This is an optimization exercise on Yosys and OpenROAD, whose aim is small area, a short achievable clock period and few clock cycles per item, not a production implementation.
In this exercise RTL edits were held to simulation tests only and were not proved equivalent to the original.
Power is estimated from default activity; no workload was simulated.

==> flow/config.mk <==
export PLATFORM = sky130hd
export DESIGN_NAME = ddr2_test
export DESIGN_NICKNAME = ddr2_test
export VERILOG_FILES = /design/flow/design.v
export SDC_FILE = /design/flow/constraint.sdc
export NUM_CORES = 4
export LEC_CHECK = 0
export CAP_MARGIN = 20
export CORE_MARGIN = 2
export CORE_UTILIZATION = 40
export PLACE_DENSITY = 0.6
export SLEW_MARGIN = 20
==> flow/run.sh <==
#!/bin/bash
# synth_recipe.tcl (not shown) runs the flow's synth.tcl, then flattens the netlist and writes it again
# the make line also repeats each setting of config.mk as NAME=value (left out here)
make -C /OpenROAD-flow-scripts/flow DESIGN_CONFIG=/design/flow/config.mk WORK_HOME=/design/flow/orfs CLKGATE_MAP_FILE= SYNTH_SCRIPT=/design/flow/synth_recipe.tcl finish
==> flow/constraint.sdc <==
create_clock -name core_clock -period 3.0 [get_ports {clk}]
set_input_delay 0.6000 -clock core_clock [delete_from_list [all_inputs] [get_ports {clk}]]
set_output_delay 0.6000 -clock core_clock [all_outputs]
set_load 0.01 [all_outputs]
==> flow/design.v <==
`timescale 1ns/1ps
module ddr2_test
	(
	input  wire          clk,
	input  wire          reset,
	input  wire          writes_en,
	input  wire          reads_en,
	input  wire          calib_done, 
	output reg           ib_re,
	input  wire [31:0]   ib_data,
	input  wire [7:0]    ib_count,  
	input  wire          ib_valid,
	input  wire          ib_empty,
	output reg           ob_we,
	output reg  [31:0]   ob_data,
	input  wire [9:0]    ob_count,
	output reg           p0_rd_en_o, 
	input  wire          p0_rd_empty,
	input  wire [31:0]   p0_rd_data,
	input  wire          p0_cmd_full,
	output reg           p0_cmd_en,
	output reg  [2:0]    p0_cmd_instr,
	output reg  [29:0]   p0_cmd_byte_addr,
	output wire [5:0]    p0_cmd_bl_o, 
	input  wire          p0_wr_full,
	output reg           p0_wr_en,
	output reg  [31:0]   p0_wr_data,
	output wire [3:0]    p0_wr_mask,
	output reg [26:0]		MEMORY_COUNT  
	);
localparam FIFO_SIZE      = 1024;
localparam BURST_LEN      = 10;   
wire        rd_fifo_afull;
reg  [29:0] cmd_byte_addr_wr, cmd_byte_addr_rd;
reg  [5:0]  burst_cnt;
reg         write_mode;
reg         read_mode;
reg         reset_d;
assign p0_cmd_bl_o = BURST_LEN - 1;
assign p0_wr_mask = 4'b0000;
always @(posedge clk) write_mode <= writes_en;
always @(posedge clk) read_mode <= reads_en;
always @(posedge clk) reset_d <= reset;
integer state;
localparam s_idle  = 0,
           s_write1 = 10,
           s_write2 = 11,
           s_write3 = 12,
           s_read1 = 20,
           s_read2 = 21,
           s_read3 = 22,
           s_read4 = 23,
			  s_writecmd0 = 30,
			  s_writecmd1 = 31,
			  s_readcmd0 = 40,
			  s_readcmd1 = 41;
always @(posedge clk) begin
	if (reset_d) begin
		state           	<= s_idle;
		burst_cnt       	<= BURST_LEN;
		cmd_byte_addr_wr  <= 0;
		cmd_byte_addr_rd  <= 0;
		p0_cmd_instr 		<= 3'b0;
		p0_cmd_byte_addr 	<= 30'b0;
		MEMORY_COUNT		<= 0;
		p0_cmd_instr 	<= 3'd0;
		p0_cmd_en 		<= 1'b0;
		p0_wr_en 		<= 1'b0;
		p0_rd_en_o 		<= 1'b0;
		ib_re 			<= 1'b0;
		ob_we 			<= 1'b0;
	end else begin
		case (state)
			s_idle: begin
				p0_cmd_en 	<= 1'b0;  
				p0_wr_en 	<= 1'b0;	
				p0_rd_en_o 	<= 1'b0;
				ib_re 		<= 1'b0;
				ob_we 		<= 1'b0;
				burst_cnt <= BURST_LEN;
				if ((p0_cmd_full == 1'b0) && (p0_cmd_en == 1'b0) && calib_done==1 && write_mode==1 && (ib_count >= BURST_LEN) && (MEMORY_COUNT<(27'd0-4*BURST_LEN))) begin
					state <= s_write1;
				end else if ((p0_cmd_full == 1'b0) && (p0_cmd_en == 1'b0) && calib_done==1 && read_mode==1 && (ob_count<(FIFO_SIZE-1-4*BURST_LEN) ) && (MEMORY_COUNT>4*BURST_LEN)) begin
					state <= s_readcmd0;
				end
			end
			s_write1: begin
				p0_wr_en <= 1'b0;					  
				ib_re <= 1'b1;
				state <= s_write2;
			end
			s_write2: begin
				ib_re <= 1'b0;
				if(ib_valid==1) begin
					p0_wr_data <= ib_data;
					burst_cnt <= burst_cnt - 1;
					state <= s_write3;
				end
			end
			s_write3: begin
				if (p0_wr_full == 1'b0) begin
					p0_wr_en   <= 1'b1;
					if (burst_cnt == 6'd0) begin
						state <= s_writecmd0;
						MEMORY_COUNT	  <= MEMORY_COUNT+4*BURST_LEN;
					end else begin
						state 			  <= s_write1;
					end
				end
			end
			s_writecmd0: begin
				p0_wr_en    	  <= 1'b0;
				p0_cmd_byte_addr <= cmd_byte_addr_wr;
				cmd_byte_addr_wr <= cmd_byte_addr_wr + 4*BURST_LEN;  
				p0_cmd_instr     <= 3'b000;
				state 			  <= s_writecmd1;
			end
			s_writecmd1: begin
				p0_cmd_en <= 1'b1;				 
				state <= s_idle;					 
			end
			s_readcmd0: begin
				p0_cmd_instr <= 3'b001;						 	 
				p0_cmd_byte_addr <= cmd_byte_addr_rd; 	 
				state <= s_readcmd1;	
			end
			s_readcmd1: begin
				p0_cmd_en <= 1'b1;					 
				state <= s_read1;	
			end
			s_read1: begin
				p0_cmd_en <= 1'b0;				  
				if (p0_rd_empty==0) begin 		  
					p0_rd_en_o  <= 1'b1;			  
					state <= s_read2;
				end
			end
			s_read2: begin
				ob_data <= p0_rd_data;		 
				p0_rd_en_o  <= 1'b0;					 	 
				state <= s_read3;
			end
			s_read3: begin
				ob_we 		  <= 1'b1;		 
				burst_cnt <= burst_cnt - 1;		 
				state <= s_read4;
			end
			s_read4: begin
				ob_we <= 1'b0;								 
				if ((burst_cnt == 6'd0)) begin 	 
					MEMORY_COUNT <= MEMORY_COUNT - 4*BURST_LEN; 			 
					cmd_byte_addr_rd	<= cmd_byte_addr_rd + 4*BURST_LEN;  
					state <= s_idle;
				end else begin
					state <= s_read1;
				end
			end
		endcase
	end
end
endmodule
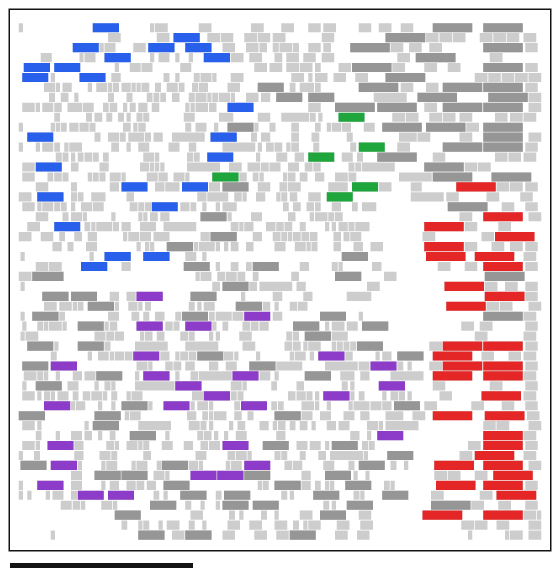
Figure 1: register map, names as in the netlist.
Scale bar: 50 µm. Other sequential cells in the stronger gray, the rest of the logic in the fainter gray.
Key: MEMORY_COUNT = blue [placed flops 24, where upper left]; p0_wr_data = red [placed flops 32]; state = green [placed flops 6]; cmd_byte_addr_wr = purple [placed flops 27]
Another 101 sequential cells are not colored.

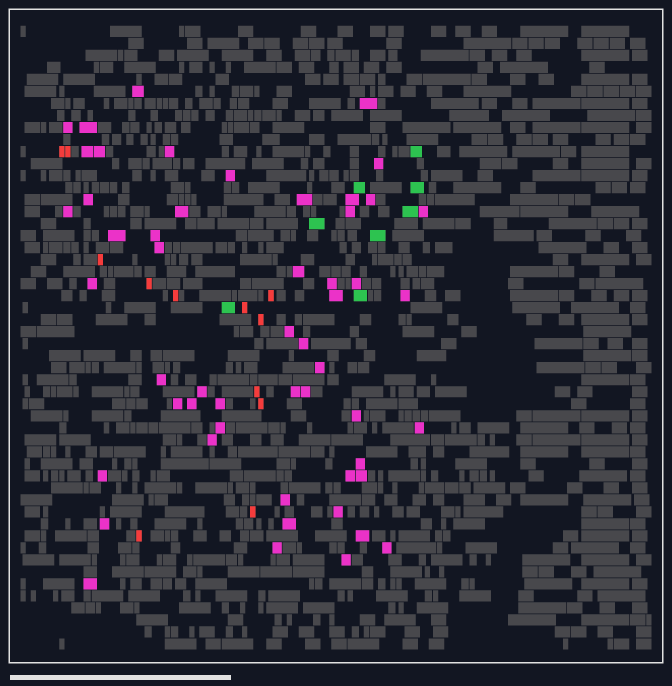
Figure 2: selected gate families.
Scale bar: 50 µm.
Key: AND and OR gates = magenta [cells 53, most used or3_1]; AND-OR and OR-AND gates = green [cells 8, most used a211o_1]; inverters = red [cells 12, most used inv_1]

==> summary.txt <==
Run status
  – Run status: complete, no violations

STA
  – Final hold viol count: 0
  – Slew margin rel.: 58.3%
  – Worst slew pin tran: 0.620 ns
  – Setup TNS: 0 ns
  – Period Utilization, post-route: 86.7%
  – RSZ-0062 raised after global routing: no
  – Tmin final: 2.60 ns

Synthesis
  – Unique masters post-synth: 64
  – Synth top area share: 30.6%
  – Sequential share of the synthesized area: 53.8%
  – Post-Syn Instances: 847
  – Synth area leaders: dfxtp_1 (31%), edfxtp_1 (23%), nor2_1 (5.0%), xnor2_1 (4.0%), a21oi_1 (4.0%)
  – Avg Cell Area, Syn: 9.75 µm²
  – Synth Register Bits: 190
  – Number of synthesized flops with an enable pin: 64
  – Post-synth top area cell: dfxtp_1

Pwr
  – Clock Power Share: 40.6%
  – Combinational share of power: 10.2%
  – Lkg Pwr: 3.68 nW
  – Part of the power in registers: 49.2%
  – Switching part of the total: 25.1%

Cells and area
  – Most common cell after layout, fill and taps aside: clkdlybuf4s50_1
  – Commonest cells after routing, fill and taps aside: clkdlybuf4s50_1 (210), dfxtp_1 (125), nor2_1 (107)
  – Final cell count without fillers: 1338
  – ANT cells: 0
  – Final instance area: 11300 µm²

Die
  – Die Y: 148 µm
  – Die Width: 148 µm

Min path
  – Worst Hold Class: flop to flop

Routing
  – Pre-antenna DRT Iters: 5
  – Via count: 6921
  – DRC: 0
  – Drt initial violations: 390
  – Antenna-violating nets left: 0

Worst setup path
  – Critical path endpoint category: flop
  – Arr. time, crit path: 2.96 ns
  – Worst-path fanout max: 8
  – CP cell instances: or3b_1 > or2_1 > nor3_2 > nand4_1 > or3_1 > a21oi_1
  – Critical-path top delay cell: dfxtp_1
  – Slowest stage delay, CP: 0.51 ns

Clock tree
  – Post-CTS setup buffers: 0
  – Clk Latency, worst-skew pair: 0.43 ns
  – CTS buffer count: 17
  – CTS Hold Bufs: 0
  – Clock slew at reported path FFs: 0.07 ns
  – CTS tree: built

Global routing
  – Vias in the first global route: 6376
  – Overflow after GRT: 0

Place
  – DP Cell Count: 1306
Testbench counts, summed over its fixed seeds: cycles 38,358, words 3,900.
area by class of cell:
class	instances	share of cell area, %
Timing Repair Buffer	235	20.4
Clock buffer	19	4.02
Sequential cell	190	39.5
Tap cell	270	3.00
Multi-Input combinational cell	599	31.4
Clock inverter	13	1.32
Inverter	12	0.400
sequential cells by signal, indices dropped and copies added, names as in the netlist:
signal	flops
MEMORY_COUNT	24
write_mode	1
cmd_byte_addr_rd	27
ob_data	32
ob_we	1
p0_cmd_en	1
ib_re	1
reset_d	1
read_mode	1
burst_cnt	6
p0_wr_en	1
cmd_byte_addr_wr	27
p0_cmd_instr	1
p0_wr_data	32
p0_cmd_byte_addr	27
p0_rd_en_o	1
state	6
critical path, delay by kind of cell, from the launching register on:
| family | cells | cell delay, ns |
|---|---|---|
| compound gates | 1 | 0.14 |
| flops | 1 | 0.51 |
| simple gates | 5 | 1.87 |
layer usage:
layer	routed length [µm]	global-route usage, %	vias to the layer above
met1	9990	26.0	3234
met5	0	0	-
met3	1500	5.28	23
li1	-	-	3424
met4	384	6.30	0
met2	9820	30.6	240
power by group through the flow:
stage	Clock, mW	Combinational, mW	Sequential [mW]
3_3_place_gp	0	0.562	2.81
6_report	2.27	0.570	2.75
5_1_grt	2.44	0.623	2.75
3_5_place_dp	0	0.571	2.80
2_1_floorplan	0	0.385	2.76
4_1_cts	2.33	0.573	2.75
Yosys cell counts, types with 25 or more instances:
cell type	number
edfxtp_1	64
a21oi_1	66
nand3_1	32
xnor2_1	38
or3_1	25
xor2_1	25
nor3_1	27
nor2_1	109
clkbuf_1	38
nand2_1	62
a22oi_1	27
dfxtp_1	126
stage by stage:
stage	util, %	setup slack, ns	power, mW	hold WS, ns
finish	55.7	0.400	5.59	0.455
global route	55.7	0.243	5.82	0.475
global placement	52.7	0.322	3.37	0.445
CTS	55.7	0.423	5.65	0.458
floorplan	-	0.00924	3.15	0.454
detailed placement	52.7	0.350	3.38	0.446
final timing paths:
path                                                         from                                end  slack [ns]  cells after the start
worst max register to register              state[3]$_SDFFE_PP0P_  cmd_byte_addr_wr[26]$_SDFFE_PP0P_        0.40                      6
worst max-delay path                        state[3]$_SDFFE_PP0P_  cmd_byte_addr_wr[26]$_SDFFE_PP0P_        0.40                      6
worst min register to register  p0_cmd_byte_addr[11]$_SDFFE_PP0P_  p0_cmd_byte_addr[11]$_SDFFE_PP0P_        0.45                      2
worst min-delay path            p0_cmd_byte_addr[11]$_SDFFE_PP0P_  p0_cmd_byte_addr[11]$_SDFFE_PP0P_        0.45                      2
logic make-up after synthesis:
group | Yosys count | synth area share (%)
and+or+nand+nor | 353 | 21.8
DFF | 190 | 53.8
AOI/OAI and AO/OA | 155 | 11.8
buffers and inverters | 74 | 4.35
xor gates and xnor gates | 63 | 6.68
adders and majority gates | 6 | 0.909
muxes | 4 | 0.500
other | 2 | 0.0910

afterwards: timing with drivers on the ports:
Ports are ideal in the flow. The routed layout listed here was re-timed in OpenROAD.
Step 1 sets driving cells, clkbuf_16 on the clock port and buf_2 on the other inputs (assumed; they add their load-dependent delay and slew).
Step 2 times the ports against the registers' clock, not the clock port: input delays grow and output delays shrink by t, the midpoint of the rising clock arrivals with the driver on.
Three values: ideal ports, drivers, drivers and shift; two values: the first two.
t, ns: 0.465
setup WS [ns]: 0.400 / 0.400 / 0.304
worst slew at a driven data input, ns: 0.10
After both steps setup and hold are still met in this run. For this run, drivers alone change the setup slack by 0.000 ns; drivers and shift together by -0.096 ns.
